Background: an optimization exercise with open tools, aiming at a short achievable clock period and few clock cycles. Do not read the settings as production practice. Where RTL was checked, it was by simulation tests only, not by an equivalence proof against the original. Some runs may be left out. An edit can pass the tests and still lose a function that they never use. For run 2, only the layout was checked, not whether the RTL still works. No activity file was given, so power comes from the tool's default toggle rates.

==> design/flow/design.v <==
module MUX #(
    parameter WIDTH = 32
) (
    output wire [WIDTH-1:0] out, 
    input  wire [WIDTH-1:0] in1, in2,
    input  wire             sel
);
assign out = (sel) ? in1 : in2;
endmodule
module MUX4X1 #(
    parameter WIDTH = 32
) (
    output reg  [WIDTH-1:0] out, 
    input  wire [WIDTH-1:0] in1, in2, in3,
    input  wire [1:0]       sel
);
always @(*)
    begin
        case (sel)
            2'b00   : out = in1;
            2'b01   : out = in2;
            2'b10   : out = in3;
            default : out = {(WIDTH){1'b0}};
        endcase
    end
endmodule
module PC_Adder #(
    parameter WIDTH = 32
) (
    output wire  [WIDTH-1:0] pcNewValue,
    input  wire  [WIDTH-1:0] pcCurentValue
);
assign pcNewValue = pcCurentValue + 4; 
endmodule
module pcBranch #(
    parameter WIDTH = 32
) (
    output wire [WIDTH-1:0] pcBranch, 
    input  wire [WIDTH-1:0] shiftedSignImm,
    input  wire [WIDTH-1:0] pcPlusFour
);
assign pcBranch = shiftedSignImm + pcPlusFour; 
endmodule
module equality #(
    parameter WIDTH  = 32   
) ( 
    input     wire  [WIDTH-1:0]            in1, in2,
    output    wire                         equalD
);
assign equalD   =   (in1 == in2);
endmodule
module shiftLeftTwice #(
    parameter WIDTHOut = 32,
    parameter WIDTHIn  = 32
) (
    output wire [WIDTHOut-1:0] out, 
    input  wire [WIDTHIn-1:0] in
);
assign out = in << 2; 
endmodule
module signExtend #(
    parameter OUTPUT_WIDTH = 32,
    parameter INPUT_WIDTH  = 16
) (
    output wire [OUTPUT_WIDTH-1:0] dataOut,
    input  wire [INPUT_WIDTH-1:0]  dataIn
);
assign dataOut = {{(OUTPUT_WIDTH-INPUT_WIDTH) {dataIn[INPUT_WIDTH-1]}}, dataIn};
endmodule
module ALU #(
    parameter DATA_WIDTH = 32,
    parameter OP_WIDTH   = 2
) (
    output reg   [DATA_WIDTH-1:0]  aluOut, 
    input  wire  [OP_WIDTH-1:0]    aluFunc,
    input  wire  [DATA_WIDTH-1:0]  A, B
);
localparam ADD   =  2'b00;
localparam SUB   =  2'b01;
localparam MUL   =  2'b10;
localparam SLT   =  2'b11;
always @ (*)
    begin 
        case (aluFunc)
            ADD: aluOut = A + B; 
            SUB: aluOut = A - B;
            MUL: aluOut = A * B;
            SLT: aluOut = (A < B) ? {{(DATA_WIDTH - 1){1'b0}}, 1'b1} :  {(DATA_WIDTH){1'b0}};  
            default: aluOut = {(DATA_WIDTH){1'b0}};
        endcase
    end
endmodule
module ALU_Decoder (
    input   wire    [1:0]      aluOp,
    input   wire    [5:0]      func,
    output  reg     [1:0]      aluController
);
localparam   add = 6'b10_0000,
             sub = 6'b10_0010,
             slt = 6'b10_1010,
             mul = 6'b01_1100;
always @(*)
    begin
        case (aluOp)
            2'b00   :    aluController = 2'b00;
            2'b01   :    aluController = 2'b01;
            2'b10   :    begin
                            case (func)
                                add     :   aluController = 2'b00;
                                sub     :   aluController = 2'b01;
                                slt     :   aluController = 2'b11;
                                mul     :   aluController = 2'b10;
                                default :   aluController = 2'b00;
                            endcase
                         end 
            default :   aluController = 2'b00;
        endcase
    end
endmodule
module Main_Decoder (
    input    wire     [5:0]     opCode,
    output   reg      [1:0]     aluOp,
    output   reg                memWrite, regWrite, regDest, aluSrc, memtoReg, branch, jump
);
reg     [8:0]     flags;  
localparam loadWord        = 6'b10_0011,
           storeWord       = 6'b10_1011,
           rType           = 6'b00_0000,
           addImmediate    = 6'b00_1000,
           branchIfEqual   = 6'b00_0100,
           jump_inst       = 6'b00_0010; 
always @(*)
    begin
        {jump, aluOp, memWrite, regWrite, regDest, aluSrc, memtoReg, branch} = flags;
    end
always @(*)
    begin
        case (opCode)
            loadWord      : flags = 9'b0_0001_0110;
            storeWord     : flags = 9'b0_0010_0110;
            rType         : flags = 9'b0_1001_1000;
            addImmediate  : flags = 9'b0_0001_0100;
            branchIfEqual : flags = 9'b0_0100_0001;
            jump_inst     : flags = 9'b1_0000_0000;
            default       : flags = 9'b0_0000_0000;
        endcase
    end
endmodule 
module Controller (
    input    wire    [5:0]      opCode, func,
    input    wire               equalD,
    output   wire               memWrite, regWrite, regDest, aluSrc, memtoReg, jump, pcSrcD, clearD, branch,
    output   wire    [1:0]      aluController
);
wire      [1:0]     aluOp;
assign pcSrcD = branch & equalD;
assign clearD = pcSrcD | jump;
Main_Decoder U1_MD1 (
    .opCode(opCode),
    .aluOp(aluOp),
    .memWrite(memWrite),
    .regWrite(regWrite),
    .regDest(regDest),
    .aluSrc(aluSrc),
    .memtoReg(memtoReg),
    .jump(jump),
    .branch(branch)
);
ALU_Decoder  U2_ALUD (
    .aluOp(aluOp),
    .func(func),
    .aluController(aluController)
);
endmodule
module Hazard_Unit (
    input     wire                  regWriteW, regWriteM, memToRegM, regWriteE, memToRegE, jumpD, branchD,
    input     wire      [4:0]       writeRegE, writeRegM, writeRegW, rsE, rsD, rtE, rtD,
    output    wire                  stallD, stallF, flushE,
    output    wire                  forwardAD, forwardBD,
    output    reg       [1:0]       forwardAE, forwardBE
);
wire  lwStall;
wire  branshStall;
assign  lwStall      = (((rsD == rtE) | (rtD == rtE)) & memToRegE);
assign  branshStall  = ((branchD & regWriteE & ((writeRegE == rsD) | (writeRegE == rtD))) | (branchD & memToRegM & ((writeRegM == rsD) | (writeRegM == rtD))));
assign  stallF       = (lwStall | branshStall);
assign  stallD       = (lwStall | branshStall);
assign  flushE       = (lwStall | branshStall | jumpD);
assign  forwardAD    = ((rsD != 0) & (rsD == writeRegM) & regWriteM);
assign  forwardBD    = ((rtD != 0) & (rtD == writeRegM) & regWriteM);
always @(*)
    begin
        if ((rsE != 0) & (rsE == writeRegM) & regWriteM)
                forwardAE = 2'b10;
        else if ((rsE != 0) & (rsE == writeRegW) & regWriteW)
                forwardAE = 2'b01;
        else
                forwardAE = 2'b00;
    end
always @(*)
    begin
        if ((rtE != 0) & (rtE == writeRegM) & regWriteM)
                forwardBE = 2'b10;
        else if ((rtE != 0) & (rtE == writeRegW) & regWriteW)
                forwardBE = 2'b01;
        else
                forwardBE = 2'b00;
    end
endmodule
module Program_Counter #(
    parameter WIDTH = 32
) (
    output reg  [WIDTH-1:0] pcNew, 
    input  wire [WIDTH-1:0] pcOld,
    input  wire             clk,
    input  wire             reset,
    input  wire             enable
);
always @ (posedge clk or negedge reset)
    begin 
        if (!reset)
            begin 
                pcNew <= { (WIDTH) {1'b0} };
            end
        else if(!enable)
            begin
                pcNew <= pcOld; 
            end  
    end 
endmodule
module Register_File #(
    parameter WIDTH  = 32,   
    parameter DEPTH  = 32   
) ( 
    output wire  [WIDTH-1:0]            readData1, readData2,
    input  wire  [WIDTH-1:0]            writeData,
    input  wire  [$clog2 (DEPTH)-1:0]   readAddr1, readAddr2, writeAddr,
    input  wire                         writeEnable, 
    input  wire                         clk, 
    input  wire                         reset
);
reg [WIDTH-1:0] MEM [0:DEPTH-1];
integer i;
always @ (negedge clk or negedge reset)
    begin
        if (!reset)
            begin 
                for (i=0; i<DEPTH; i=i+1)
                    begin
                        MEM [i] <= { (WIDTH) {1'b0} };
                    end
            end
        else if (writeEnable) 
            begin
                MEM[writeAddr] <= writeData;
            end
    end 
assign readData1 = MEM[readAddr1];
assign readData2 = MEM[readAddr2];
endmodule
module Decode_Register (
    input     wire        [31:0]       rd, pcPlus4F,
    input     wire                     clk, en, clear, rst,
    output    reg         [31:0]       instrD, pcPlus4D
);
always @(posedge clk or negedge rst)
        begin
            if(!rst)
                begin
                    instrD   <=    32'b0;
                    pcPlus4D <=    32'b0;
                end
            else if (clear & !en)
                begin
                    instrD   <=    32'b0;
                    pcPlus4D <=    32'b0;
                end
            else if(!en)
                begin
                    instrD   <=    rd;
                    pcPlus4D <=    pcPlus4F;
                end
        end
endmodule 
module Execute_Register (
    output reg              regWriteE, 
    output reg              memToRegE,
    output reg              memWriteE,
    output reg    [1:0]     aluControlE,
    output reg              aluSrcE,
    output reg              regDstE,
    output reg    [31:0]    rd1E,
    output reg    [31:0]    rd2E,
    output reg    [4:0]     rsE, 
    output reg    [4:0]     rtE, 
    output reg    [4:0]     rdE,
    output reg    [31:0]    signImmE, 
    input  wire             regWriteD,
    input  wire             memToRegD,
    input  wire             memWriteD,
    input  wire   [1:0]     aluControlD,
    input  wire             aluSrcD,
    input  wire             regDstD,
    input  wire   [31:0]    rd1D,
    input  wire   [31:0]    rd2D,
    input  wire   [4:0]     rsD, 
    input  wire   [4:0]     rtD, 
    input  wire   [4:0]     rdD,
    input  wire   [31:0]    signImmD, 
    input  wire             clk, 
    input  wire             reset, 
    input  wire             clear
);
always @ (posedge clk or negedge reset)
    begin 
        if (!reset)
            begin
                regWriteE   <=  1'b0;
                memToRegE   <=  1'b0;
                memWriteE   <=  1'b0;
                aluControlE <=  2'b0;
                aluSrcE     <=  1'b0;
                regDstE     <=  1'b0;
                rd1E        <=  32'b0;
                rd2E        <=  32'b0;
                rsE         <=  5'b0;
                rtE         <=  5'b0;
                rdE         <=  5'b0;
                signImmE    <=  32'b0;
            end
        else if (clear)
            begin
                regWriteE   <=  1'b0;
                memToRegE   <=  1'b0;
                memWriteE   <=  1'b0;
                aluControlE <=  2'b0;
                aluSrcE     <=  1'b0;
                regDstE     <=  1'b0;
                rd1E        <=  32'b0;
                rd2E        <=  32'b0;
                rsE         <=  5'b0;
                rtE         <=  5'b0;
                rdE         <=  5'b0;
                signImmE    <=  32'b0;
            end
        else
            begin
                regWriteE   <=  regWriteD;
                memToRegE   <=  memToRegD;
                memWriteE   <=  memWriteD;
                aluControlE <=  aluControlD;
                aluSrcE     <=  aluSrcD;
                regDstE     <=  regDstD;
                rd1E        <=  rd1D;
                rd2E        <=  rd2D;
                rsE         <=  rsD;
                rtE         <=  rtD;
                rdE         <=  rdD;
                signImmE    <=  signImmD;
            end  
    end
endmodule
module Memory_Register (
    input     wire             regWriteE, memToRegE, memWriteE,
    input     wire   [31:0]    aluOutE, writeDataE,
    input     wire   [4:0]     writeRegE,
    input     wire             clk, rst,
    output    reg              regWriteM, memToRegM, memWriteM,
    output    reg    [31:0]    aluOutM, writeDataM,
    output    reg    [4:0]     writeRegM
);
always @(posedge clk or negedge rst)
    begin
        if (!rst)
            begin
                regWriteM    <=    1'b0; 
                memToRegM    <=    1'b0;
                memWriteM    <=    1'b0;
                aluOutM      <=    32'b0; 
                writeDataM   <=    32'b0;
                writeRegM    <=    5'b0;
            end
        else
            begin
                regWriteM    <=   regWriteE; 
                memToRegM    <=   memToRegE;
                memWriteM    <=   memWriteE;
                aluOutM      <=   aluOutE; 
                writeDataM   <=   writeDataE;
                writeRegM    <=   writeRegE;
            end
    end
endmodule 
module WriteBack_Register (
    input    wire            regWriteM, memToRegM,
    input    wire   [31:0]   readDataM, aluOutM,
    input    wire   [4:0]    writeRegM,
    input    wire            clk, rst,
    output   reg             regWriteW, memToRegW,
    output   reg    [31:0]   readDataW, aluOutW,
    output   reg    [4:0]    writeRegW
);
always @(posedge clk or negedge rst)
    begin
        if(!rst)
            begin
                regWriteW      <=      1'b0;
                memToRegW      <=      1'b0;
                readDataW      <=      32'b0;
                aluOutW        <=      32'b0;
                writeRegW      <=      5'b0;
            end
        else
            begin
                regWriteW      <=      regWriteM;
                memToRegW      <=      memToRegM;
                readDataW      <=      readDataM;
                aluOutW        <=      aluOutM;
                writeRegW      <=      writeRegM;
            end
    end
endmodule
module fetchSatge (
    input  wire [31:0] instrIn,
    output wire [31:0] rd, 
    output wire [31:0] pcPlus4F,
    input  wire [31:0] pcF 
);
PC_Adder #(32) pcAdderInstance 
(
    .pcNewValue     (pcPlus4F), 
    .pcCurentValue  (pcF)
);
assign rd = instrIn;
endmodule
module decodeStage (
    input    wire           regWriteW,
    input    wire   [31:0]  instrD, resultW, aluOutM, pcPlus4D,
    input    wire   [4:0]   writeRegW,
    input    wire           forwardAD, forwardBD,
    input    wire           clk, rst,
    output   wire   [5:0]   opCode, func,
    output   wire   [31:0]  rd1D, rd2D, signImmD,
    output   wire   [31:0]  pcBrancD, pcJumpD,
    output   wire   [4:0]   rsD, rtD, rdE,
    output   wire           equalD
);
wire    [31:0]  signImmDTimes4;
wire    [31:0]  equalDIn1, equalDIn2;
assign  opCode    =   instrD[31:26];
assign  func      =   instrD[5:0];
assign  rsD       =   instrD[25:21];
assign  rtD       =   instrD[20:16];
assign  rdE       =   instrD[15:11];
signExtend #(32,16) U1_signExtend (
    .dataOut(signImmD),
    .dataIn(instrD[15:0])
);
shiftLeftTwice #(32) U2_shiftLeftTwice (
    .out(signImmDTimes4),
    .in(signImmD)
);
pcBranch #(32)  U3_pcBranch (
    .pcBranch(pcBrancD),
    .shiftedSignImm(signImmDTimes4),
    .pcPlusFour(pcPlus4D)
);
shiftLeftTwice #(32, 26) U4_shiftLeftTwice (
    .out(pcJumpD),
    .in(instrD[25:0])
);
Register_File #(32,32) U5_Register_File (
    .readData1(rd1D),
    .readData2(rd2D),
    .writeData(resultW),
    .readAddr1(instrD[25:21]),
    .readAddr2(instrD[20:16]),
    .writeAddr(writeRegW),
    .writeEnable(regWriteW),
    .clk(clk),
    .reset(rst)
);
MUX #(32)  U6_MUX (
    .out(equalDIn1),
    .in1(aluOutM),
    .in2(rd1D),
    .sel(forwardAD)
);
MUX #(32)  U7_MUX (
    .out(equalDIn2),
    .in1(aluOutM),
    .in2(rd2D),
    .sel(forwardBD)
);
equality #(32)  U8_equality (
    .in1(equalDIn1),
    .in2(equalDIn2),
    .equalD(equalD)
);
endmodule
module executeStage (
    input     wire              regDstE, aluSrcE,
    input     wire  [1:0]       aluControlE,
    input     wire  [31:0]      rd1D, rd2D,
    input     wire  [4:0]       rsE, rtE, rdE,
    input     wire  [31:0]      signImmE,
    input     wire  [31:0]      aluOutMOut, resultW,
    input     wire  [1:0]       forwardAE, forwardBE,
    output    wire  [4:0]       rsEHazardUnit, rtEHazardUnit,
    output    wire  [4:0]       writeRegE,
    output    wire  [31:0]      writeDataE, aluOutE
);
wire   [31:0]   srcAE, srcBE;
assign rsEHazardUnit = rsE;
assign rtEHazardUnit = rtE;
MUX #(5) U1_MUX (
    .out(writeRegE),
    .in1(rdE),
    .in2(rtE),
    .sel(regDstE)
);
MUX4X1 #(32) U2_MUX (
    .out(srcAE),
    .in1(rd1D),
    .in2(resultW),
    .in3(aluOutMOut),
    .sel(forwardAE)
);
MUX4X1 #(32) U3_MUX (
    .out(writeDataE),
    .in1(rd2D),
    .in2(resultW),
    .in3(aluOutMOut),
    .sel(forwardBE)
);
MUX #(32) U4_MUX (
    .out(srcBE),
    .in1(signImmE),
    .in2(writeDataE),
    .sel(aluSrcE)
);
ALU #(32,2) U5_ALU (
    .aluOut(aluOutE),
    .aluFunc(aluControlE),
    .A(srcAE),
    .B(srcBE)
);
endmodule
module memStage (
    output wire  [4:0]   writeRegMOut,
    output wire  [31:0]  aluOutMOut, 
    output wire  [31:0]  readDataM,
    output wire  [31:0]  aluOutM, 
    output wire  [4:0]   writeRegM,
    output wire  [31:0]  dmem_addr,
    output wire  [31:0]  dmem_wdata,
    output wire          dmem_we,
    input  wire  [31:0]  dmem_rdata,
    input  wire  [4:0]   writeRegMIn, 
    input  wire  [31:0]  aluOutMIn, 
    input  wire  [31:0]  writeDataM, 
    input  wire          memWriteM, 
    input  wire          clk, 
    input  wire          reset 
);
assign writeRegM    = writeRegMIn;
assign writeRegMOut = writeRegMIn; 
assign aluOutM      = aluOutMIn; 
assign aluOutMOut   = aluOutMIn; 
assign dmem_addr    = aluOutMIn;
assign dmem_wdata   = writeDataM;
assign dmem_we      = memWriteM;
assign readDataM    = dmem_rdata;
endmodule
module writeBackStage (
    output wire   [31:0]   resultW, 
    output wire   [4:0]    writeRegWOut,
    input  wire            memToRegW, 
    input  wire   [31:0]   readDataW,
    input  wire   [31:0]   aluOutW,
    input  wire   [4:0]    writeRegWIn    
);
assign writeRegWOut = writeRegWIn; 
MUX #(32) MUX_instance
(
    .out (resultW), 
    .in1 (readDataW), 
    .in2 (aluOutW), 
    .sel (memToRegW)
);
endmodule
module Datapath (
    input      wire               clearD, jump, pcSrcD, 
    input      wire               memWrite, regWrite, regDest, aluSrc, memtoReg, 
    input      wire    [1:0]      aluController,
    input      wire               stallD, stallF, flushE,
    input      wire               forwardAD, forwardBD,
    input      wire    [1:0]      forwardAE, forwardBE,
    input      wire               clk, rst,
    output     wire    [5:0]      opCode, func,
    output     wire               equalD,
    output     wire               regWriteM, memToRegM, regWriteE, memToRegE, regWriteW,
    output     wire    [4:0]      writeRegE, writeRegMOut, writeRegW, rsEHazardUnit, rsD, rtEHazardUnit, rtD,
    output     wire    [31:0]     imem_addr,
    input      wire    [31:0]     imem_rdata,
    output     wire    [31:0]     dmem_addr,
    output     wire    [31:0]     dmem_wdata,
    output     wire               dmem_we,
    input      wire    [31:0]     dmem_rdata
);
wire    [31:0]   pcMux1Out, pcOld, pcPlus4F, pcPlus4D, pcBranchD, pcJumpD;
wire    [31:0]   pcF, rd;
wire    [31:0]   instrD, resultW, aluOutMOut, aluOutMIn, aluOutM, writeDataM;
wire    [4:0]    writeRegWIn, writeRegMIn, writeRegM, rdD;
wire    [31:0]   rd1D, rd2D, signImmD, signImmE;
wire             memWriteE, aluSrcE, regDstE;
wire    [1:0]    aluControlE;
wire    [31:0]   rd1E, rd2E, writeDataE, aluOutE;
wire    [4:0]    rdE, rsE, rtE;
wire             memToRegW, memWriteM;
wire    [31:0]   readDataM, readDataW, aluOutW;
MUX #(32) U1_MUX (
    .out(pcMux1Out),
    .in1(pcBranchD),
    .in2(pcPlus4F),
    .sel(pcSrcD)
);
MUX #(32) U2_MUX (
    .out(pcOld),
    .in1(pcJumpD),
    .in2(pcMux1Out),
    .sel(jump)
);
Program_Counter #(32)  U3_Program_Counter (
    .pcNew(pcF),
    .pcOld(pcOld),
    .clk(clk),
    .reset(rst),
    .enable(stallF)
);
assign imem_addr = pcF;
fetchSatge U4_fetchSatge (
    .instrIn(imem_rdata),
    .rd(rd),
    .pcPlus4F(pcPlus4F),
    .pcF(pcF)
);
Decode_Register U5_Decode_Register(
    .rd(rd),
    .pcPlus4F(pcPlus4F),
    .clk(clk),
    .rst(rst),
    .en(stallD),
    .clear(clearD),
    .instrD(instrD),
    .pcPlus4D(pcPlus4D)
);
decodeStage U6_decodeStage (
    .regWriteW(regWriteW),
    .instrD(instrD),
    .resultW(resultW),
    .aluOutM(aluOutMOut),
    .pcPlus4D(pcPlus4D),
    .writeRegW(writeRegW),
    .forwardAD(forwardAD),
    .forwardBD(forwardBD),
    .clk(clk),
    .rst(rst),
    .opCode(opCode),
    .func(func),
    .rd1D(rd1D),
    .rd2D(rd2D),
    .signImmD(signImmD),
    .pcBrancD(pcBranchD),
    .pcJumpD(pcJumpD),
    .rsD(rsD),
    .rtD(rtD),
    .rdE(rdD),
    .equalD(equalD)
);
Execute_Register U7_Execute_Register (
    .regWriteE(regWriteE),
    .memToRegE(memToRegE),
    .memWriteE(memWriteE),
    .aluControlE(aluControlE),
    .aluSrcE(aluSrcE),
    .regDstE(regDstE),
    .rd1E(rd1E),
    .rd2E(rd2E),
    .rsE(rsE),
    .rtE(rtE),
    .rdE(rdE),
    .signImmE(signImmE),
    .regWriteD(regWrite),
    .memToRegD(memtoReg),
    .memWriteD(memWrite),
    .aluControlD(aluController),
    .aluSrcD(aluSrc),
    .regDstD(regDest),
    .rd1D(rd1D),
    .rd2D(rd2D),
    .rsD(rsD),
    .rtD(rtD),
    .rdD(rdD),
    .signImmD(signImmD),
    .clk(clk),
    .reset(rst),
    .clear(flushE)
);
executeStage U8_executeStage (
    .regDstE(regDstE),
    .aluSrcE(aluSrcE),
    .aluControlE(aluControlE),
    .rd1D(rd1E),
    .rd2D(rd2E),
    .rsE(rsE),
    .rtE(rtE),
    .rdE(rdE),
    .signImmE(signImmE),
    .aluOutMOut(aluOutMOut),
    .resultW(resultW),
    .forwardAE(forwardAE),
    .forwardBE(forwardBE),
    .rsEHazardUnit(rsEHazardUnit),
    .rtEHazardUnit(rtEHazardUnit),
    .writeRegE(writeRegE),
    .writeDataE(writeDataE),
    .aluOutE(aluOutE)
);
Memory_Register U9_Memory_Register (
    .regWriteE(regWriteE),
    .memToRegE(memToRegE),
    .memWriteE(memWriteE),
    .aluOutE(aluOutE),
    .writeRegE(writeRegE),
    .writeDataE(writeDataE),
    .clk(clk),
    .rst(rst),
    .regWriteM(regWriteM),
    .memToRegM(memToRegM),
    .memWriteM(memWriteM),
    .aluOutM(aluOutMIn),
    .writeDataM(writeDataM),
    .writeRegM(writeRegMIn)
);
memStage U10_memStage (
    .writeRegMOut(writeRegMOut),
    .aluOutMOut(aluOutMOut),
    .readDataM(readDataM),
    .aluOutM(aluOutM),
    .writeRegM(writeRegM),
    .dmem_addr(dmem_addr),
    .dmem_wdata(dmem_wdata),
    .dmem_we(dmem_we),
    .dmem_rdata(dmem_rdata),
    .writeRegMIn(writeRegMIn),
    .aluOutMIn(aluOutMIn),
    .writeDataM(writeDataM),
    .memWriteM(memWriteM),
    .clk(clk),
    .reset(rst)
);
WriteBack_Register U11_WriteBack_Register (
    .regWriteM(regWriteM),
    .memToRegM(memToRegM),
    .readDataM(readDataM),
    .aluOutM(aluOutM),
    .writeRegM(writeRegM),
    .clk(clk),
    .rst(rst),
    .regWriteW(regWriteW),
    .memToRegW(memToRegW),
    .readDataW(readDataW),
    .aluOutW(aluOutW),
    .writeRegW(writeRegWIn)
);
writeBackStage U12_writeBackStage (
    .resultW(resultW),
    .writeRegWOut(writeRegW),
    .memToRegW(memToRegW),
    .readDataW(readDataW),
    .aluOutW(aluOutW),
    .writeRegWIn(writeRegWIn)
);
endmodule
module MIPSProcessor (
    input    wire               clk, rst,
    output   wire    [31:0]     imem_addr,
    input    wire    [31:0]     imem_rdata,
    output   wire    [31:0]     dmem_addr,
    output   wire    [31:0]     dmem_wdata,
    output   wire               dmem_we,
    input    wire    [31:0]     dmem_rdata
);
wire               clearD, jump, pcSrcD, branch;
wire               memWrite, regWrite, regDest, aluSrc, memtoReg;
wire    [1:0]      aluController;
wire               stallD, stallF, flushE;
wire               forwardAD, forwardBD;
wire    [1:0]      forwardAE, forwardBE;
wire    [5:0]      opCode, func;
wire               equalD;
wire               regWriteM, memToRegM, regWriteE, memToRegE, regWriteW;
wire    [4:0]      writeRegE, writeRegMOut, writeRegW, rsE, rsD, rtE, rtD;
Datapath U1_Datapath (
    .clearD(clearD),
    .jump(jump),
    .pcSrcD(pcSrcD),
    .memWrite(memWrite), 
    .regWrite(regWrite), 
    .regDest(regDest), 
    .aluSrc(aluSrc), 
    .memtoReg(memtoReg),
    .aluController(aluController),
    .stallD(stallD), 
    .stallF(stallF), 
    .flushE(flushE),
    .forwardAD(forwardAD), 
    .forwardBD(forwardBD),
    .forwardAE(forwardAE), 
    .forwardBE(forwardBE),
    .clk(clk), 
    .rst(rst),
    .opCode(opCode), 
    .func(func),
    .equalD(equalD),
    .regWriteM(regWriteM), 
    .memToRegM(memToRegM), 
    .regWriteE(regWriteE), 
    .memToRegE(memToRegE),
    .writeRegE(writeRegE), 
    .regWriteW(regWriteW),
    .writeRegMOut(writeRegMOut), 
    .writeRegW(writeRegW), 
    .rsEHazardUnit(rsE), 
    .rsD(rsD), 
    .rtEHazardUnit(rtE), 
    .rtD(rtD),
    .imem_addr(imem_addr),
    .imem_rdata(imem_rdata),
    .dmem_addr(dmem_addr),
    .dmem_wdata(dmem_wdata),
    .dmem_we(dmem_we),
    .dmem_rdata(dmem_rdata)
);
Controller U2_Controller (
    .opCode(opCode), 
    .func(func),
    .equalD(equalD),
    .clearD(clearD),
    .jump(jump),
    .pcSrcD(pcSrcD),
    .memWrite(memWrite), 
    .regWrite(regWrite), 
    .regDest(regDest), 
    .aluSrc(aluSrc), 
    .memtoReg(memtoReg),
    .aluController(aluController),
    .branch(branch)
);
Hazard_Unit U3_Hazard_Unit (
    .regWriteW(regWriteW),
    .regWriteM(regWriteM), 
    .memToRegM(memToRegM), 
    .regWriteE(regWriteE), 
    .memToRegE(memToRegE),
    .writeRegE(writeRegE),
    .jumpD(jump), 
    .branchD(branch),
    .writeRegM(writeRegMOut), 
    .writeRegW(writeRegW), 
    .rsE(rsE), 
    .rsD(rsD), 
    .rtE(rtE), 
    .rtD(rtD),
    .stallD(stallD), 
    .stallF(stallF), 
    .flushE(flushE),
    .forwardAD(forwardAD), 
    .forwardBD(forwardBD),
    .forwardAE(forwardAE), 
    .forwardBE(forwardBE)
);
endmodule
==> design/flow/run.sh <==
#!/bin/bash
# synth_recipe.tcl (not shown) runs the flow's synth.tcl, then flattens the netlist and writes it again
# the make line also repeats each setting of config.mk as NAME=value (left out here)
make -C /OpenROAD-flow-scripts/flow DESIGN_CONFIG=/design/flow/config.mk WORK_HOME=/design/flow/orfs CLKGATE_MAP_FILE= SYNTH_SCRIPT=/design/flow/synth_recipe.tcl finish
==> design/flow/config.mk <==
export PLATFORM = sky130hd
export DESIGN_NAME = MIPSProcessor
export DESIGN_NICKNAME = MIPSProcessor
export VERILOG_FILES = /design/flow/design.v
export SDC_FILE = /design/flow/constraint.sdc
export NUM_CORES = 8
export LEC_CHECK = 0
export CAP_MARGIN = 20
export CORE_MARGIN = 2
export CORE_UTILIZATION = 40
export SLEW_MARGIN = 20
==> design/flow/constraint.sdc <==
create_clock -name core_clock -period 12.0 [get_ports {clk}]
set_input_delay 2.4000 -clock core_clock [delete_from_list [all_inputs] [get_ports {clk}]]
set_output_delay 2.4000 -clock core_clock [all_outputs]
set_load 0.01 [all_outputs]
Fig. 1: run 1, routed metal, one colour a layer
(1 px per µm) Only two layers are drawn.
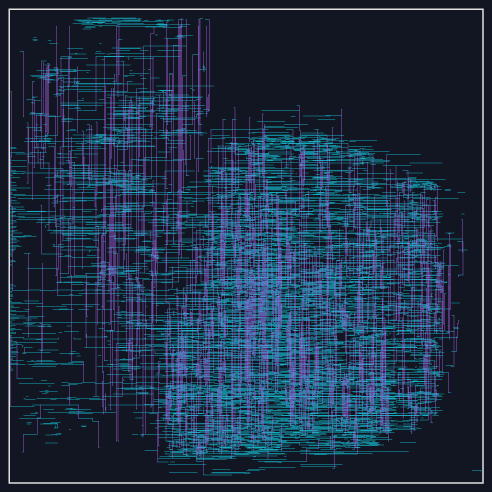
- purple: met4 (wire length 42.4 mm)
- cyan: met3 (wire length 71.7 mm)
GRT Total Usage: 0.409
total number of vias: 88,282
Post-Route WL: 467,000 µm
WL/cell: 36.2 µm

Fig. 2: run 1, cells coloured by class
(1 px per µm) Fill, decap, tap and diode cells in grey.
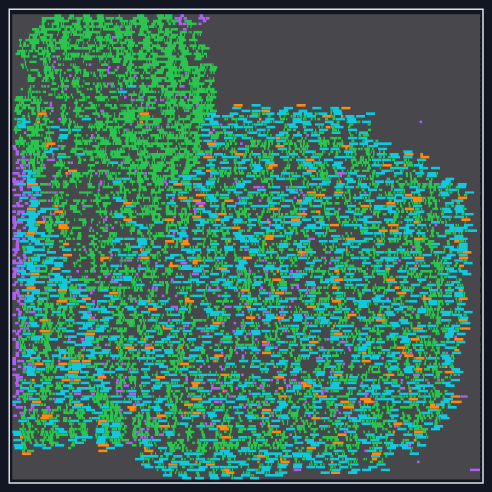
- orange: clock drivers and dummy loads (cells 274; share of their area 5.6%)
- green: all other logic (cells 7,794; share of their area 54%)
- purple: other buffers and delay cells (cells 534; share of their area 4.9%)
- cyan: flip-flops (cells 1,360; share of their area 36%)

==> metrics.csv, run 1 <==
metric;value;unit
status;no timing/DRC/antenna violations;
layout cells sized above 1;0.0892;
r2r endpoint;U1_Datapath.U3_Program_Counter.pcNew[29]$_DFFE_PN0N_;
DIE WIDTH;472;µm
Layout area overhead;12.7;%
largest net degree at the start of global routing;138;
leakage power total;44.9;nW
flop2flop setup slack;1.02;ns
Root Driver;clkbuf_16;
DIE AREA;223000;µm²
Critical Path Slowest Stage Cell;nor4_2;
final clock skew;0.127;ns
Worst-Margin Slew;1.42;ns
clock latency (worst-skew pair);0.86;ns
CTS tree;done;
Max Slew Vio Count;0;
Seq/Total Area, Yosys;0.388;
H-Tree Depth;4;
worst-path cell chain;and3_1 > a2111oi_0 > nand4_1 > nor4_2 > nor2_1 > xor2_1 > o21ai_0 > a21oi_1 > or4_1 > or3_4 > or2_1 > a31o_1 > o2bb2ai_1;
vias in the first global route;83106;
Post CTS Setup Buffer Count;0;
worst hold path type;register to register;
syn nets;10675;
I/O Buffers;162;
hold_sp;U1_Datapath.U7_Execute_Register.regWriteE$_DFF_PN0_;
IR drop worst, VDD;0.000157;V
Worst Setup End Kind;register;
row count;171;
DR DRC count;0;
DRT iter0 DRCs;15773;
first-pass GRT wire length;647000;µm
antenna violations before repair;58;
final global-route overflow total;0;
Fin. Hold Viols;0;
Synth Warn #;12;
clk sinks;1360;
Clk pin slew, worst setup/hold paths;0.06;ns
hold path cells;0;
FILL cells;20835;
top cells by area, synth;dfrtn_1 29%, dfrtp_1 9.6%, fa_1 9.4%;
Critical Path Source Type;register;
Vert. Die Dim;472;µm
Post-synth EDFFs;0;
Avg Vias per Cell;6.85;
Synth cell types;102;
Post-synth ARST share;1.00;
fin cells;12894;
power density over the cells;137;nW/µm²
slew margin rel.;0.0541;
Top Ports;163;
hold path endpoint;U1_Datapath.U9_Memory_Register.regWriteM$_DFF_PN0_;
multi-input logic area;48900;µm²
RSZ-0062 raised after global routing;no;
cts repair resizes;0;
worst r2r path cells;13;
nets;10536;
area share of the largest cell type after synthesis;0.292;
cell count after placement;12540;
Worst EP required;12.66;ns
HPWL reported at the end of detailed placement;310000;µm
Yosys reg bits;1360;
antenna viol nets, final;0;
First-pass DRT Iterations;17;
ys flop type;dfrtn_1;
Initial Utilization;0.403;
Core Box Area;218000;µm²
cell count after synthesis;9980;
cts bufs inserted;151;
CTS max path bufs;3;
Setup CP Type;register to register;
Testbench counts for the RTL of run 1, summed over its fixed seeds: cycles 41,405.
Fig. 3: run 1, metal 3
(1 px per µm)
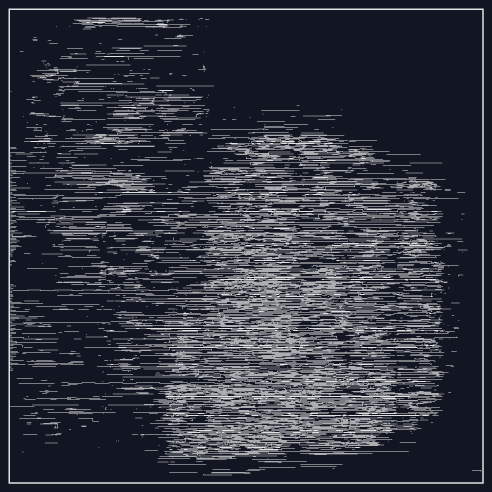
- share of all routed wire: 15%
- main direction: horizontal
grt met3 use: 0.181

## run 1: logic make-up after synthesis
kind of cell	share of synthesized area
AOI/OAI and AO/OA	0.178
xor gates and xnor gates	0.0225
adders and majority gates	0.125
buffers and inverters	0.0667
DFF	0.388
muxes	0.0139
and+or+nand+nor	0.206
## run 1: metal layers
| metal | wire [µm] | global-route usage |
|---|---|---|
| met3 | 71700 | 0.181 |
| met2 | 185000 | 0.563 |
| met4 | 42400 | 0.291 |
| met5 | 560 | 0.0123 |
| met1 | 167000 | 0.505 |
## run 1: per-stage QoR
stage | total power [mW] | util | hold WS, ns | cell area (µm²) | worst slack [ns]
finish | 13.6 | 0.454 | 0.386 | 98800 | 1.02
global placement | 8.31 | 0.428 | 0.381 | 93200 | 1.21
detailed placement | 8.35 | 0.428 | 0.374 | 93200 | 1.16
floorplan | 6.88 | - | 0.331 | 87700 | 2.31
CTS | 13.4 | 0.453 | 0.388 | 98500 | 1.22
global route | 13.9 | 0.453 | 0.411 | 98700 | 0.758
## run 1: synth_stat cells, types with 141 or more instances
master,n
dfrtp_1,336
xnor2_1,157
a21oi_1,743
clkbuf_1,585
nand3_1,526
and3_1,367
ha_1,218
buf_2,141
nor2_1,1138
a22oi_1,346
nand2_1,998
nand4_1,226
inv_1,550
o21ai_0,645
fa_1,411
dfrtn_1,1024
## run 1: where the power goes
| part | internal, mW | switching [mW] | leakage (nW) |
|---|---|---|---|
| Sequential | 4.96 | 0.457 | 18.5 |
| Combinational | 0.978 | 2.07 | 23.8 |
| Clock | 2.92 | 2.20 | 2.60 |
## run 1: layout make-up
type                    instances  area share
multi-input cells            7226       0.495
well taps                    2854      0.0361
clock buffers                 209      0.0447
clock inverters                65     0.00914
repair buffers                534      0.0474
inverters                     568      0.0216
diodes                         78     0.00197
flip-flops and latches       1360       0.345
## run 1: sequential cells by signal (all words and copies together) (netlist names), 12 cells and up
| register | flops |
|---|---|
| U1_Datapath.U6_decodeStage.U5_Register_File.MEM | 1024 |
| U1_Datapath.U11_WriteBack_Register.aluOutW | 32 |
| U1_Datapath.U11_WriteBack_Register.readDataW | 32 |
| U1_Datapath.U3_Program_Counter.pcNew | 32 |
| U1_Datapath.U5_Decode_Register.instrD | 32 |
| U1_Datapath.U5_Decode_Register.pcPlus4D | 32 |
| U1_Datapath.U7_Execute_Register.rd1E | 32 |
| U1_Datapath.U7_Execute_Register.rd2E | 32 |
| U1_Datapath.U9_Memory_Register.aluOutM | 32 |
| U1_Datapath.U9_Memory_Register.writeDataM | 32 |
| U1_Datapath.U7_Execute_Register.signImmE | 12 |
## run 1: critical path, delay by kind of cell, from the launching register on
kind	cells	cell delay (ns)
flip-flops	1	0.37
XOR/XNOR	1	0.18
AO/OA/AOI/OAI	5	1.47
AND/OR/NAND/NOR	7	2.85
## run 1: placed cells by master, fill, tap and decap left out, drive strengths merged, types with 226 or more instances in the layout
master | synthesis | final
inv | 550 | 560
and3 | 367 | 367
nand2 | 999 | 999
nand4 | 226 | 226
buf | 241 | 372
a21oi | 743 | 743
o21ai | 671 | 671
nand3 | 527 | 527
dfrtp | 336 | 336
a22oi | 346 | 346
dfrtn | 1024 | 1024
nor2 | 1155 | 1155
fa | 411 | 411
## run 1: worst max-delay path by stage
stage,startpoint,endpoint,slack (ns)
2_1_floorplan,register,U1_Datapath.U3_Program_Counter.pcNew[29]$_DFFE_PN0N_,2.31
3_3_place_gp,register,U1_Datapath.U3_Program_Counter.pcNew[29]$_DFFE_PN0N_,1.21
3_5_place_dp,register,U1_Datapath.U3_Program_Counter.pcNew[17]$_DFFE_PN0N_,1.16
4_1_cts,register,U1_Datapath.U3_Program_Counter.pcNew[17]$_DFFE_PN0N_,1.22
5_1_grt,U1_Datapath.U11_WriteBack_Register.writeRegW[0]$_DFF_PN0_,U1_Datapath.U9_Memory_Register.aluOutM[30]$_DFF_PN0_,0.76
6_report,register,U1_Datapath.U3_Program_Counter.pcNew[29]$_DFFE_PN0N_,1.02
Fig. 4: run 1, cell outlines without signal wires
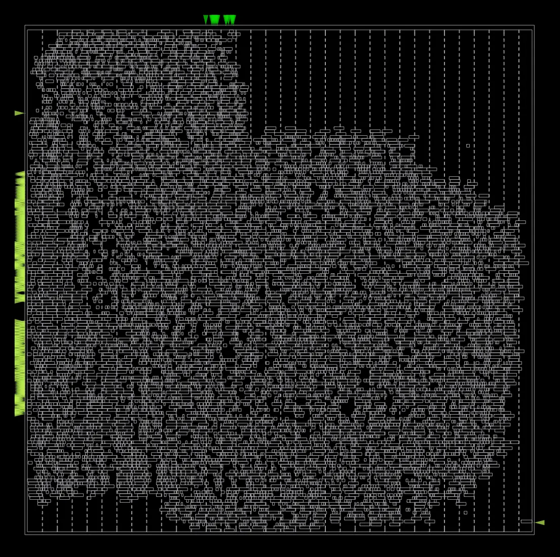

## Run 2: large edit since run 1, in outline
design/flow/design.v: 884 -> 1092 lines; modules unchanged: 0
  mul_stage1: new, 811 lines
  mul_stage2: new, 104 lines
  MIPSProcessor: edited, 99 -> 177 lines
  removed: MUX, MUX4X1, PC_Adder, pcBranch, equality, shiftLeftTwice, signExtend, ALU, ALU_Decoder, Main_Decoder, Controller, Hazard_Unit, Program_Counter, Register_File, Decode_Register, Execute_Register, Memory_Register, WriteBack_Register, fetchSatge, decodeStage, executeStage, memStage, writeBackStage, Datapath
==> module mul_stage2 as of run 2 <==
module mul_stage2 (
    input  wire [99:0] rows,
    output wire [31:0] p
);
    wire s2_0 = rows[6] ^ rows[7] ^ rows[8];
    wire s2_1 = (rows[6] & rows[7]) | (rows[6] & rows[8]) | (rows[7] & rows[8]);
    wire s2_2 = rows[11] ^ rows[12] ^ rows[13];
    wire s2_3 = (rows[11] & rows[12]) | (rows[11] & rows[13]) | (rows[12] & rows[13]);
    wire s2_4 = rows[17] ^ rows[18] ^ rows[19];
    wire s2_5 = (rows[17] & rows[18]) | (rows[17] & rows[19]) | (rows[18] & rows[19]);
    wire s2_6 = rows[22] ^ rows[23] ^ rows[24];
    wire s2_7 = (rows[22] & rows[23]) | (rows[22] & rows[24]) | (rows[23] & rows[24]);
    wire s2_8 = rows[25] ^ rows[26] ^ rows[27];
    wire s2_9 = (rows[25] & rows[26]) | (rows[25] & rows[27]) | (rows[26] & rows[27]);
    wire s2_10 = rows[28] ^ rows[29] ^ rows[30];
    wire s2_11 = (rows[28] & rows[29]) | (rows[28] & rows[30]) | (rows[29] & rows[30]);
    wire s2_12 = rows[31] ^ rows[32] ^ rows[33];
    wire s2_13 = (rows[31] & rows[32]) | (rows[31] & rows[33]) | (rows[32] & rows[33]);
    wire s2_14 = rows[34] ^ rows[35] ^ rows[36];
    wire s2_15 = (rows[34] & rows[35]) | (rows[34] & rows[36]) | (rows[35] & rows[36]);
    wire s2_16 = rows[38] ^ rows[39] ^ rows[40];
    wire s2_17 = (rows[38] & rows[39]) | (rows[38] & rows[40]) | (rows[39] & rows[40]);
    wire s2_18 = rows[41] ^ rows[42] ^ rows[43];
    wire s2_19 = (rows[41] & rows[42]) | (rows[41] & rows[43]) | (rows[42] & rows[43]);
    wire s2_20 = rows[45] ^ rows[46] ^ rows[47];
    wire s2_21 = (rows[45] & rows[46]) | (rows[45] & rows[47]) | (rows[46] & rows[47]);
    wire s2_22 = rows[49] ^ rows[50] ^ rows[51];
    wire s2_23 = (rows[49] & rows[50]) | (rows[49] & rows[51]) | (rows[50] & rows[51]);
    wire s2_24 = rows[53] ^ rows[54] ^ rows[55];
    wire s2_25 = (rows[53] & rows[54]) | (rows[53] & rows[55]) | (rows[54] & rows[55]);
    wire s2_26 = rows[57] ^ rows[58] ^ rows[59];
    wire s2_27 = (rows[57] & rows[58]) | (rows[57] & rows[59]) | (rows[58] & rows[59]);
    wire s2_28 = rows[61] ^ rows[62] ^ rows[63];
    wire s2_29 = (rows[61] & rows[62]) | (rows[61] & rows[63]) | (rows[62] & rows[63]);
    wire s2_30 = rows[65] ^ rows[66] ^ rows[67];
    wire s2_31 = (rows[65] & rows[66]) | (rows[65] & rows[67]) | (rows[66] & rows[67]);
    wire s2_32 = rows[68] ^ rows[69];
    wire s2_33 = rows[68] & rows[69];
    wire s2_34 = rows[70] ^ rows[71] ^ rows[72];
    wire s2_35 = (rows[70] & rows[71]) | (rows[70] & rows[72]) | (rows[71] & rows[72]);
    wire s2_36 = rows[74] ^ rows[75] ^ rows[76];
    wire s2_37 = (rows[74] & rows[75]) | (rows[74] & rows[76]) | (rows[75] & rows[76]);
    wire s2_38 = rows[77] ^ rows[78];
    wire s2_39 = rows[77] & rows[78];
    wire s2_40 = rows[79] ^ rows[80] ^ rows[81];
    wire s2_41 = (rows[79] & rows[80]) | (rows[79] & rows[81]) | (rows[80] & rows[81]);
    wire s2_42 = rows[82] ^ rows[83];
    wire s2_43 = rows[82] & rows[83];
    wire s2_44 = rows[84] ^ rows[85] ^ rows[86];
    wire s2_45 = (rows[84] & rows[85]) | (rows[84] & rows[86]) | (rows[85] & rows[86]);
    wire s2_46 = rows[87] ^ rows[88];
    wire s2_47 = rows[87] & rows[88];
    wire s2_48 = rows[89] ^ rows[90] ^ rows[91];
    wire s2_49 = (rows[89] & rows[90]) | (rows[89] & rows[91]) | (rows[90] & rows[91]);
    wire s2_50 = rows[92] ^ rows[93] ^ rows[94];
    wire s2_51 = (rows[92] & rows[93]) | (rows[92] & rows[94]) | (rows[93] & rows[94]);
    wire s2_52 = rows[95] ^ rows[96] ^ rows[97];
    wire s2_53 = rows[98] ^ rows[99];
    wire s2_54 = s2_5 ^ rows[20] ^ rows[21];
    wire s2_55 = (s2_5 & rows[20]) | (s2_5 & rows[21]) | (rows[20] & rows[21]);
    wire s2_56 = s2_13 ^ s2_14 ^ rows[37];
    wire s2_57 = (s2_13 & s2_14) | (s2_13 & rows[37]) | (s2_14 & rows[37]);
    wire s2_58 = s2_17 ^ s2_18 ^ rows[44];
    wire s2_59 = (s2_17 & s2_18) | (s2_17 & rows[44]) | (s2_18 & rows[44]);
    wire s2_60 = s2_19 ^ s2_20 ^ rows[48];
    wire s2_61 = (s2_19 & s2_20) | (s2_19 & rows[48]) | (s2_20 & rows[48]);
    wire s2_62 = s2_21 ^ s2_22 ^ rows[52];
    wire s2_63 = (s2_21 & s2_22) | (s2_21 & rows[52]) | (s2_22 & rows[52]);
    wire s2_64 = s2_23 ^ s2_24 ^ rows[56];
    wire s2_65 = (s2_23 & s2_24) | (s2_23 & rows[56]) | (s2_24 & rows[56]);
    wire s2_66 = s2_25 ^ s2_26 ^ rows[60];
    wire s2_67 = (s2_25 & s2_26) | (s2_25 & rows[60]) | (s2_26 & rows[60]);
    wire s2_68 = s2_27 ^ s2_28 ^ rows[64];
    wire s2_69 = (s2_27 & s2_28) | (s2_27 & rows[64]) | (s2_28 & rows[64]);
    wire s2_70 = s2_29 ^ s2_30 ^ s2_32;
    wire s2_71 = (s2_29 & s2_30) | (s2_29 & s2_32) | (s2_30 & s2_32);
    wire s2_72 = s2_31 ^ s2_33 ^ s2_34;
    wire s2_73 = (s2_31 & s2_33) | (s2_31 & s2_34) | (s2_33 & s2_34);
    wire s2_74 = s2_35 ^ s2_36 ^ s2_38;
    wire s2_75 = (s2_35 & s2_36) | (s2_35 & s2_38) | (s2_36 & s2_38);
    wire s2_76 = s2_37 ^ s2_39 ^ s2_40;
    wire s2_77 = (s2_37 & s2_39) | (s2_37 & s2_40) | (s2_39 & s2_40);
    wire s2_78 = s2_41 ^ s2_43 ^ s2_44;
    wire s2_79 = (s2_41 & s2_43) | (s2_41 & s2_44) | (s2_43 & s2_44);
    wire s2_80 = s2_45 ^ s2_47 ^ s2_48;
    wire s2_81 = (s2_45 & s2_47) | (s2_45 & s2_48) | (s2_47 & s2_48);
    wire s2_82 = s2_49 ^ s2_51 ^ s2_52;
    wire s2_83 = s2_57 ^ s2_15 ^ s2_16;
    wire s2_84 = (s2_57 & s2_15) | (s2_57 & s2_16) | (s2_15 & s2_16);
    wire s2_85 = s2_71 ^ s2_72 ^ rows[73];
    wire s2_86 = (s2_71 & s2_72) | (s2_71 & rows[73]) | (s2_72 & rows[73]);
    wire s2_87 = s2_75 ^ s2_76 ^ s2_42;
    wire s2_88 = (s2_75 & s2_76) | (s2_75 & s2_42) | (s2_76 & s2_42);
    wire s2_89 = s2_77 ^ s2_78 ^ s2_46;
    wire s2_90 = (s2_77 & s2_78) | (s2_77 & s2_46) | (s2_78 & s2_46);
    wire s2_91 = s2_79 ^ s2_80 ^ s2_50;
    wire s2_92 = (s2_79 & s2_80) | (s2_79 & s2_50) | (s2_80 & s2_50);
    wire s2_93 = s2_81 ^ s2_82 ^ s2_53;
    wire s2_94 = s2_86 ^ s2_73 ^ s2_74;
    wire s2_95 = (s2_86 & s2_73) | (s2_86 & s2_74) | (s2_73 & s2_74);
    wire [31:0] x = {s2_92, s2_90, s2_88, s2_95, s2_94, s2_85, s2_69, s2_67, s2_65, s2_63, s2_61, s2_59, s2_84, s2_83, s2_56, s2_11, s2_9, s2_7, s2_55, s2_54, s2_4, rows[15], s2_3, s2_2, rows[10], s2_1, s2_0, rows[5], rows[4], rows[3], rows[2], rows[0]};
    wire [31:0] y = {s2_93, s2_91, s2_89, s2_87, 1'b0, 1'b0, s2_70, s2_68, s2_66, s2_64, s2_62, s2_60, s2_58, 1'b0, 1'b0, s2_12, s2_10, s2_8, s2_6, 1'b0, 1'b0, rows[16], rows[14], 1'b0, 1'b0, rows[9], 1'b0, 1'b0, 1'b0, 1'b0, 1'b0, rows[1]};
    assign p = x + y;
endmodule
==> module MIPSProcessor as of run 2 <==
module MIPSProcessor (
    input    wire               clk, rst,
    output   wire    [31:0]     imem_addr,
    input    wire    [31:0]     imem_rdata,
    output   wire    [31:0]     dmem_addr,
    output   wire    [31:0]     dmem_wdata,
    output   wire               dmem_we,
    input    wire    [31:0]     dmem_rdata
);
localparam MULW = 100;
localparam OP_R    = 6'b000000,
           OP_ADDI = 6'b001000,
           OP_LW   = 6'b100011,
           OP_SW   = 6'b101011,
           OP_BEQ  = 6'b000100,
           OP_J    = 6'b000010;
reg  [31:0] pcF;
reg         vD;
reg  [31:0] irD;
reg  [31:0] pc4D;
reg         wenE, ldE, mulE, swE, brE;
reg  [4:0]  dstE;
reg  [1:0]  aluE;                
reg  [31:0] opAE, opBE, sdE, tgtE;
reg         fAME, fAWE, fBME, fBWE, fSME, fSWE;
reg         wenM, ldM, mulM, weM;
reg  [4:0]  dstM;
reg  [31:0] resM, sdM;
reg         wenW;
reg  [4:0]  dstW;
reg  [31:0] resW;
reg  [31:0] rf [0:31];
reg  [31:0] rfv;
wire        stallD, redirD, redirE;
wire [31:0] instF = imem_rdata;
wire        jF    = (instF[31:26] == OP_J);
wire [31:0] pc4F  = pcF + 32'd4;
assign imem_addr = pcF;
wire [5:0]  opD  = irD[31:26];
wire [5:0]  fnD  = irD[5:0];
wire [4:0]  rsD  = irD[25:21];
wire [4:0]  rtD  = irD[20:16];
wire [4:0]  rdD  = irD[15:11];
wire [31:0] immD = {{16{irD[15]}}, irD[15:0]};
wire isR   = (opD == OP_R);
wire isAdi = (opD == OP_ADDI);
wire isLw  = (opD == OP_LW);
wire isSw  = (opD == OP_SW);
wire isBeq = (opD == OP_BEQ);
wire [4:0] dstD  = isR ? rdD : rtD;
wire       wenD  = vD & (isR | isAdi | isLw) & (dstD != 5'd0);
wire       useRs = vD & (isR | isAdi | isLw | isSw | isBeq) & (rsD != 5'd0);
wire       useRt = vD & (isR | isSw | isBeq) & (rtD != 5'd0);
wire       useImm = isAdi | isLw | isSw;
wire       beqSame = isBeq & (rsD == rtD);
wire       mulD  = isR & (fnD == 6'b011100);
wire [1:0] aluD  = (isR & (fnD == 6'b100010)) ? 2'd1 :
                   (isR & (fnD == 6'b101010)) ? 2'd2 : 2'd0;
wire [31:0] tgtD = pc4D + {immD[29:0], 2'b00};
wire hazE = wenE & (ldE | mulE);
assign stallD = hazE & ((useRs & (rsD == dstE)) | (useRt & (rtD == dstE)));
assign redirD = vD & beqSame & ~redirE;
wire aME = useRs & wenE & (rsD == dstE);
wire aWE = useRs & wenM & (rsD == dstM) & ~aME;
wire bME = useRt & wenE & (rtD == dstE);
wire bWE = useRt & wenM & (rtD == dstM) & ~bME;
wire [31:0] rfA = (wenW & (dstW == rsD)) ? resW : (rf[rsD] & {32{rfv[rsD]}});
wire [31:0] rfB = (wenW & (dstW == rtD)) ? resW : (rf[rtD] & {32{rfv[rtD]}});
wire [31:0] A  = fAME ? resM : fAWE ? resW : opAE;
wire [31:0] B  = fBME ? resM : fBWE ? resW : opBE;
wire [31:0] SD = fSME ? resM : fSWE ? resW : sdE;
wire [31:0] sumE  = A + B;
wire [32:0] difE  = {1'b0, A} - {1'b0, B};
wire [31:0] aluOut = (aluE == 2'd1) ? difE[31:0] :
                     (aluE == 2'd2) ? {31'd0, difE[32]} : sumE;
assign redirE = brE & (A == SD);
wire [MULW-1:0] mulRowsE;
mul_stage1 U_mul1 (.a(A), .b(B), .rows(mulRowsE));
reg  [MULW-1:0] mulRowsM;
wire [31:0] mulP;
mul_stage2 U_mul2 (.rows(mulRowsM), .p(mulP));
assign dmem_addr  = resM;
assign dmem_wdata = sdM;
assign dmem_we    = weM;
wire [31:0] resMnext = ldM ? dmem_rdata : mulM ? mulP : resM;
always @(posedge clk or negedge rst) begin
    if (!rst) begin
        pcF <= 32'd0;
    end else if (redirE) begin
        pcF <= tgtE;
    end else if (redirD) begin
        pcF <= tgtD;
    end else if (!stallD) begin
        pcF <= jF ? {4'b0000, instF[25:0], 2'b00} : pc4F;
    end
end
always @(posedge clk or negedge rst) begin
    if (!rst) begin
        vD <= 1'b0;
    end else if (redirE | redirD) begin
        vD <= 1'b0;
    end else if (!stallD) begin
        vD <= ~jF;
    end
end
always @(posedge clk) begin
    if (!stallD) begin
        irD  <= instF;
        pc4D <= pc4F;
    end
end
wire killE = stallD | redirE | ~vD;
always @(posedge clk or negedge rst) begin
    if (!rst) begin
        wenE <= 1'b0; ldE <= 1'b0; mulE <= 1'b0; swE <= 1'b0; brE <= 1'b0;
    end else if (killE) begin
        wenE <= 1'b0; ldE <= 1'b0; mulE <= 1'b0; swE <= 1'b0; brE <= 1'b0;
    end else begin
        wenE <= wenD;
        ldE  <= isLw;
        mulE <= mulD & wenD;
        swE  <= isSw;
        brE  <= isBeq & ~beqSame;
    end
end
always @(posedge clk) begin
    dstE <= dstD;
    aluE <= aluD;
    opAE <= rfA;
    opBE <= useImm ? immD : rfB;
    sdE  <= rfB;
    tgtE <= tgtD;
    fAME <= aME;
    fAWE <= aWE;
    fBME <= bME & ~useImm;
    fBWE <= bWE & ~useImm;
    fSME <= bME;
    fSWE <= bWE;
end
always @(posedge clk or negedge rst) begin
    if (!rst) begin
        wenM <= 1'b0; ldM <= 1'b0; mulM <= 1'b0; weM <= 1'b0;
    end else begin
        wenM <= wenE;
        ldM  <= ldE;
        mulM <= mulE;
        weM  <= swE;
    end
end
always @(posedge clk) begin
    dstM     <= dstE;
    resM     <= aluOut;
    sdM      <= SD;
    mulRowsM <= mulRowsE;
end
always @(posedge clk or negedge rst) begin
    if (!rst) begin
        wenW <= 1'b0;
    end else begin
        wenW <= wenM;
    end
end
always @(posedge clk) begin
    dstW <= dstM;
    resW <= resMnext;
end
always @(posedge clk) begin
    if (wenW) rf[dstW] <= resW;
end
always @(posedge clk or negedge rst) begin
    if (!rst) begin
        rfv <= 32'd0;
    end else if (wenW) begin
        rfv[dstW] <= 1'b1;
    end
end
endmodule
--- a/design/flow/config.mk
+++ b/design/flow/config.mk
@@ -6,6 +6,8 @@
 export NUM_CORES = 8
 export LEC_CHECK = 0
+export ABC_CLOCK_PERIOD_IN_PS = 3000
 export CAP_MARGIN = 20
 export CORE_MARGIN = 2
 export CORE_UTILIZATION = 40
+export SETUP_SLACK_MARGIN = 5
 export SLEW_MARGIN = 20
Fig. 5: run 2, cell outlines without signal wires
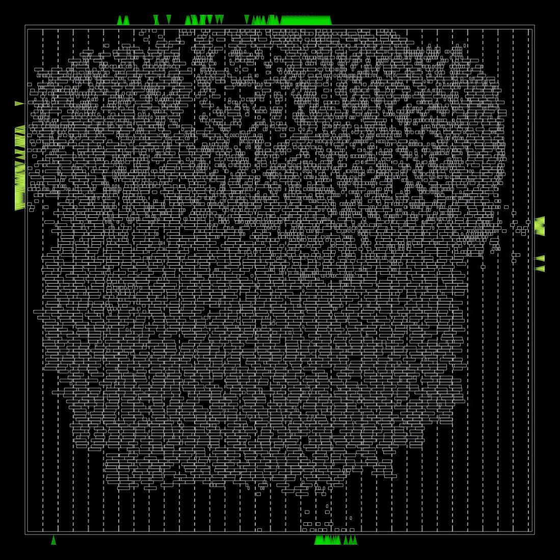
row count: 168
fin util: 0.450

Fig. 6: run 2, routed metal, one colour a layer
(1 px per µm) Only two layers are drawn.
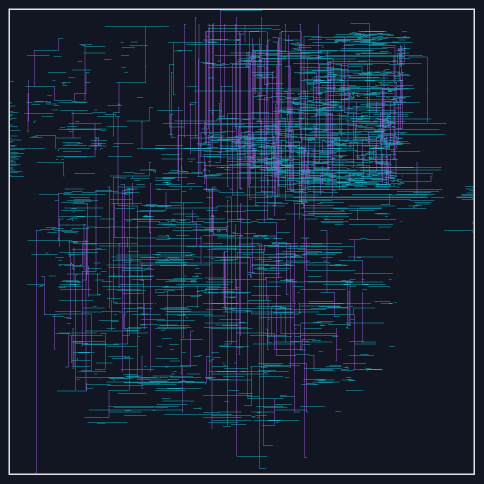
- cyan: met3 (wire length 32.7 mm)
- purple: met4 (wire length 18,100 µm)

==> run 2 against run 1 <==
Compared with the run above: final cell count decreased by 28%; die area decreased by 3.6%; first-iteration DRC count decreased by 45%; register-to-register slack improved by 4.8 ns; clock power decreased by 2%; hold slack got worse by 0.018 ns; critical path depth increased by 4; clock skew decreased by 0.083 ns; sequential share of layout area increased by 9.7 points; global-route usage decreased by 13 points; synthesized cell count decreased by 36%; cell area decreased by 4.4%; critical path type unchanged; largest power group unchanged; highest routed layer unchanged.
==> metrics.csv, run 2 <==
metric;value;unit;change
status;no timing/DRC/antenna violations;;unchanged
leakage power total;33.1;nW;was 44.9 nW
Worst Slack Setup Final;5.87;ns;was 1.02 ns
Post CTS Setup Buffer Count;0;;unchanged
Synth Warn #;1;;was 12
Post-Route WL;302000;µm;was 467,000 µm
vias in the first global route;58143;;was 83,106
DR DRC count;0;;unchanged
worst-path cell chain;buf_4 > mux2i_1 > o21a_1 > inv_1 > buf_4 > ha_1 > fa_1 > nor2b_1 > o21a_1 > o21ai_0 > o2bb2ai_1 > o21ai_2 > a31oi_2 > a21oi_1 > a221o_1 > a2111oi_0 > or3_1;;was and3_1 > a2111oi_0 > nand4_1 > nor4_2 > nor2_1 > xor2_1 > o21ai_0 > a21oi_1 > or4_1 > or3_4 > or2_1 > a31o_1 > o2bb2ai_1
cell count after synthesis;6341;;was 9,980
Largest regs;rf: 1024 flops, mulRowsM: 100 flops;;
cts repair resizes;0;;unchanged
Switching Share;0.312;;was 0.348
Worst Setup End Kind;register;;unchanged
Critical Path Source Type;register;;unchanged
synth cell count leaders;1,088 x edfxtp_1, 660 x mux4_2, 462 x o21ai_0, 389 x nand2_1, 370 x clkbuf_1;;was 1,138 x nor2_1, 1,024 x dfrtn_1, 998 x nand2_1, 743 x a21oi_1, 645 x o21ai_0
post-synthesis xor/xnor area fraction;0.0283;;was 0.0225
cts bufs inserted;163;;was 151
ys flop type;edfxtp_1;;was dfrtn_1
largest family of logic cells by synthesized area;multiplexers;;was simple AND/OR/NAND/NOR gates
DIE WIDTH;464;µm;was 472 µm
Vert. Die Dim;464;µm;was 472 µm
CTS max path bufs;3;;unchanged
Internal Dissipation;10.2;mW;was 8.86 mW
Yosys reg bits;1520;;was 1,360
layout cells sized above 1;0.196;;was 0.0892
I/O Buffers;162;;unchanged
total number of vias;59123;;was 88,282
Clock power frac;0.337;;was 0.377
Clk pin slew, worst setup/hold paths;0.07;ns;was 0.06 ns
Seq pwr share;0.428;;was 0.399
Avg Vias per Cell;6.38;;was 6.85
worst hold path type;register to register;;unchanged
DIE AREA;215000;µm²;was 223,000 µm²
WL/cell;32.6;µm;was 36.2 µm
Top Ports;163;;unchanged
slew margin rel.;0.150;;was 0.0541
adder-cell share of the synthesized area;0.0697;;was 0.125
Comb power frac;0.236;;was 0.224
Initial Utilization;0.403;;about the same
post-synthesis compound-gate area fraction;0.112;;was 0.178
Core Box Area;210000;µm²;was 218,000 µm²
first-pass GRT wire length;430000;µm;was 647,000 µm
Root Driver;clkbuf_16;;unchanged
final global-route overflow total;0;;unchanged
Seq/Total Area, Yosys;0.494;;was 0.388
hold_ws;0.368;ns;was 0.386 ns
Post-synth EDFFs;1088;;was 0
CTS tree;done;;unchanged
RSZ-0062 raised after global routing;no;;unchanged
antenna violations before repair;4;;was 58
register bank with the most flops;rf;;was U1_Datapath.U6_decodeStage.U5_Register_File.MEM
Synth cell types;99;;was 102
clock latency (worst-skew pair);0.84;ns;was 0.86 ns
Sw Pwr;4.64;mW;was 4.73 mW
Setup CP Type;register to register;;unchanged
syn nets;6754;;was 10,675
nets;6728;;was 10,536
Critical Path Slowest Stage Cell;o21a_1;;was nor4_2
max FFs per register;1024;;unchanged
most frequent cell after synthesis;edfxtp_1;;was nor2_1
Post-synth ARST share;0.0493;;was 1.00
Layout area overhead;11.8;%;was 12.7%
Fig. 7: run 2, I/O nets highlighted
(1 px per µm)
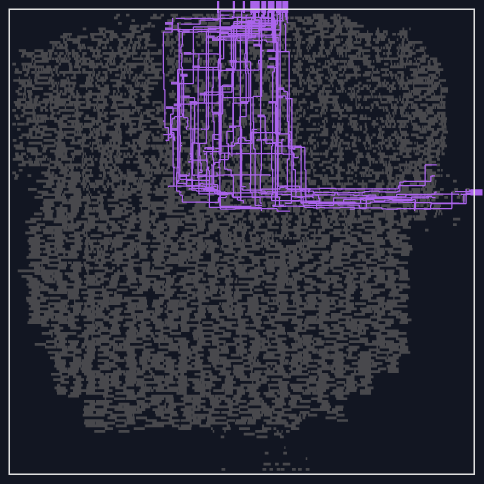
- purple: dmem_addr (bits 32; direction output; end cells 32; wire 10,200 µm)

## run 2: kinds of logic (layout without fill, tap and decap cells)
family | count (synthesis) | in the layout
xor+xnor | 271 | 271
simple gates | 961 | 961
fa+ha+maj | 348 | 348
other cells | 0 | 4
compound gates | 1500 | 1500
buf+inv | 826 | 936
flops | 1520 | 1520
mux | 915 | 915
## run 2: per-stage QoR
step	instance area, µm²	instances	power, mW
after floorplan	84500	6341	8.55
final	94500	9260	14.9
after detailed placement	89100	8951	9.89
after CTS	94400	9252	14.9
after global routing	94500	9257	15.5
after global placement	89100	8950	9.85
## run 2: final timing paths
check	from	to	slack (ns)	cells after the start
hold reg to reg	swE$_DFF_PN0_	weM$_DFF_PN0_	0.37	0
setup / recovery	fBWE$_DFF_P_	resM[0]$_DFF_P_	5.87	17
hold / removal	swE$_DFF_PN0_	weM$_DFF_PN0_	0.37	0
min in group asynchronous	rst	pcF[25]$_DFFE_PN0P_	1.62	1
setup reg to reg	fBWE$_DFF_P_	resM[0]$_DFF_P_	5.87	17
max in group asynchronous	rst	mulM$_DFF_PN0_	9.77	1
## run 2: worst max-delay path, delay by kind of cell (launching register included)
family	cells	cell delay (ns)
compound gates	9	2.62
fa+ha+maj	2	0.72
buf+inv	3	1.53
flops	1	0.31
mux	1	0.27
simple gates	2	0.51
## run 2: layout make-up
cell class              count  area [µm²]
well taps                2805        3510
inverters                 286        1080
repair buffers            349        3110
clock buffers             220        4470
flip-flops and latches   1520       41700
clock inverters            81         820
fillers                 18667      115000
multi-input cells        3995       39700
diodes                      4        10.0
## run 2: power groups by stage
| stage | Clock (mW) | Sequential [mW] | Combinational (mW) |
|---|---|---|---|
| finish | 5.01 | 6.36 | 3.51 |
| global route | 5.30 | 6.39 | 3.78 |
| CTS | 5.08 | 6.36 | 3.45 |
| detailed placement | 0 | 6.46 | 3.43 |
| global placement | 0 | 6.46 | 3.40 |
| floorplan | 0 | 6.42 | 2.13 |
## run 2: layer usage
layer  share of wire  vias up  GRT usage  wire length [µm]
met4           0.060        2      0.139             18100
li1                -    24413          -                 -
met2            0.45     3824      0.416            134000
met1            0.39    30132      0.373            117000
met5        0.000043        -          0                13
met3            0.11      752     0.0664             32700

separate check: timing with driven ports:
How much do the figures lean on ideal ports? The routed layout below was timed once more, with nothing changed but the port constraints. Step 1 sets driving cells, clkbuf_16 on the clock port and buf_2 on the other inputs (assumed; they add their load-dependent delay and slew). Step 2 moves the port delays by t, midway between the first and last clock arrival at a register: inputs arrive t later, outputs are due t later. That takes back most of the time a late clock gives input paths. a / b / c = ideal ports / drivers / drivers and shift; a / b = the first two.
run: run 2
shift t [ns]: 0.912
setup slack, ns: 5.874 / 5.874 / 5.874
worst data-port slew with drivers (ns): 0.09
After both steps setup and hold are still met in run 2. For run 2, drivers alone change the setup slack by 0.000 ns; drivers and shift together by 0.000 ns.
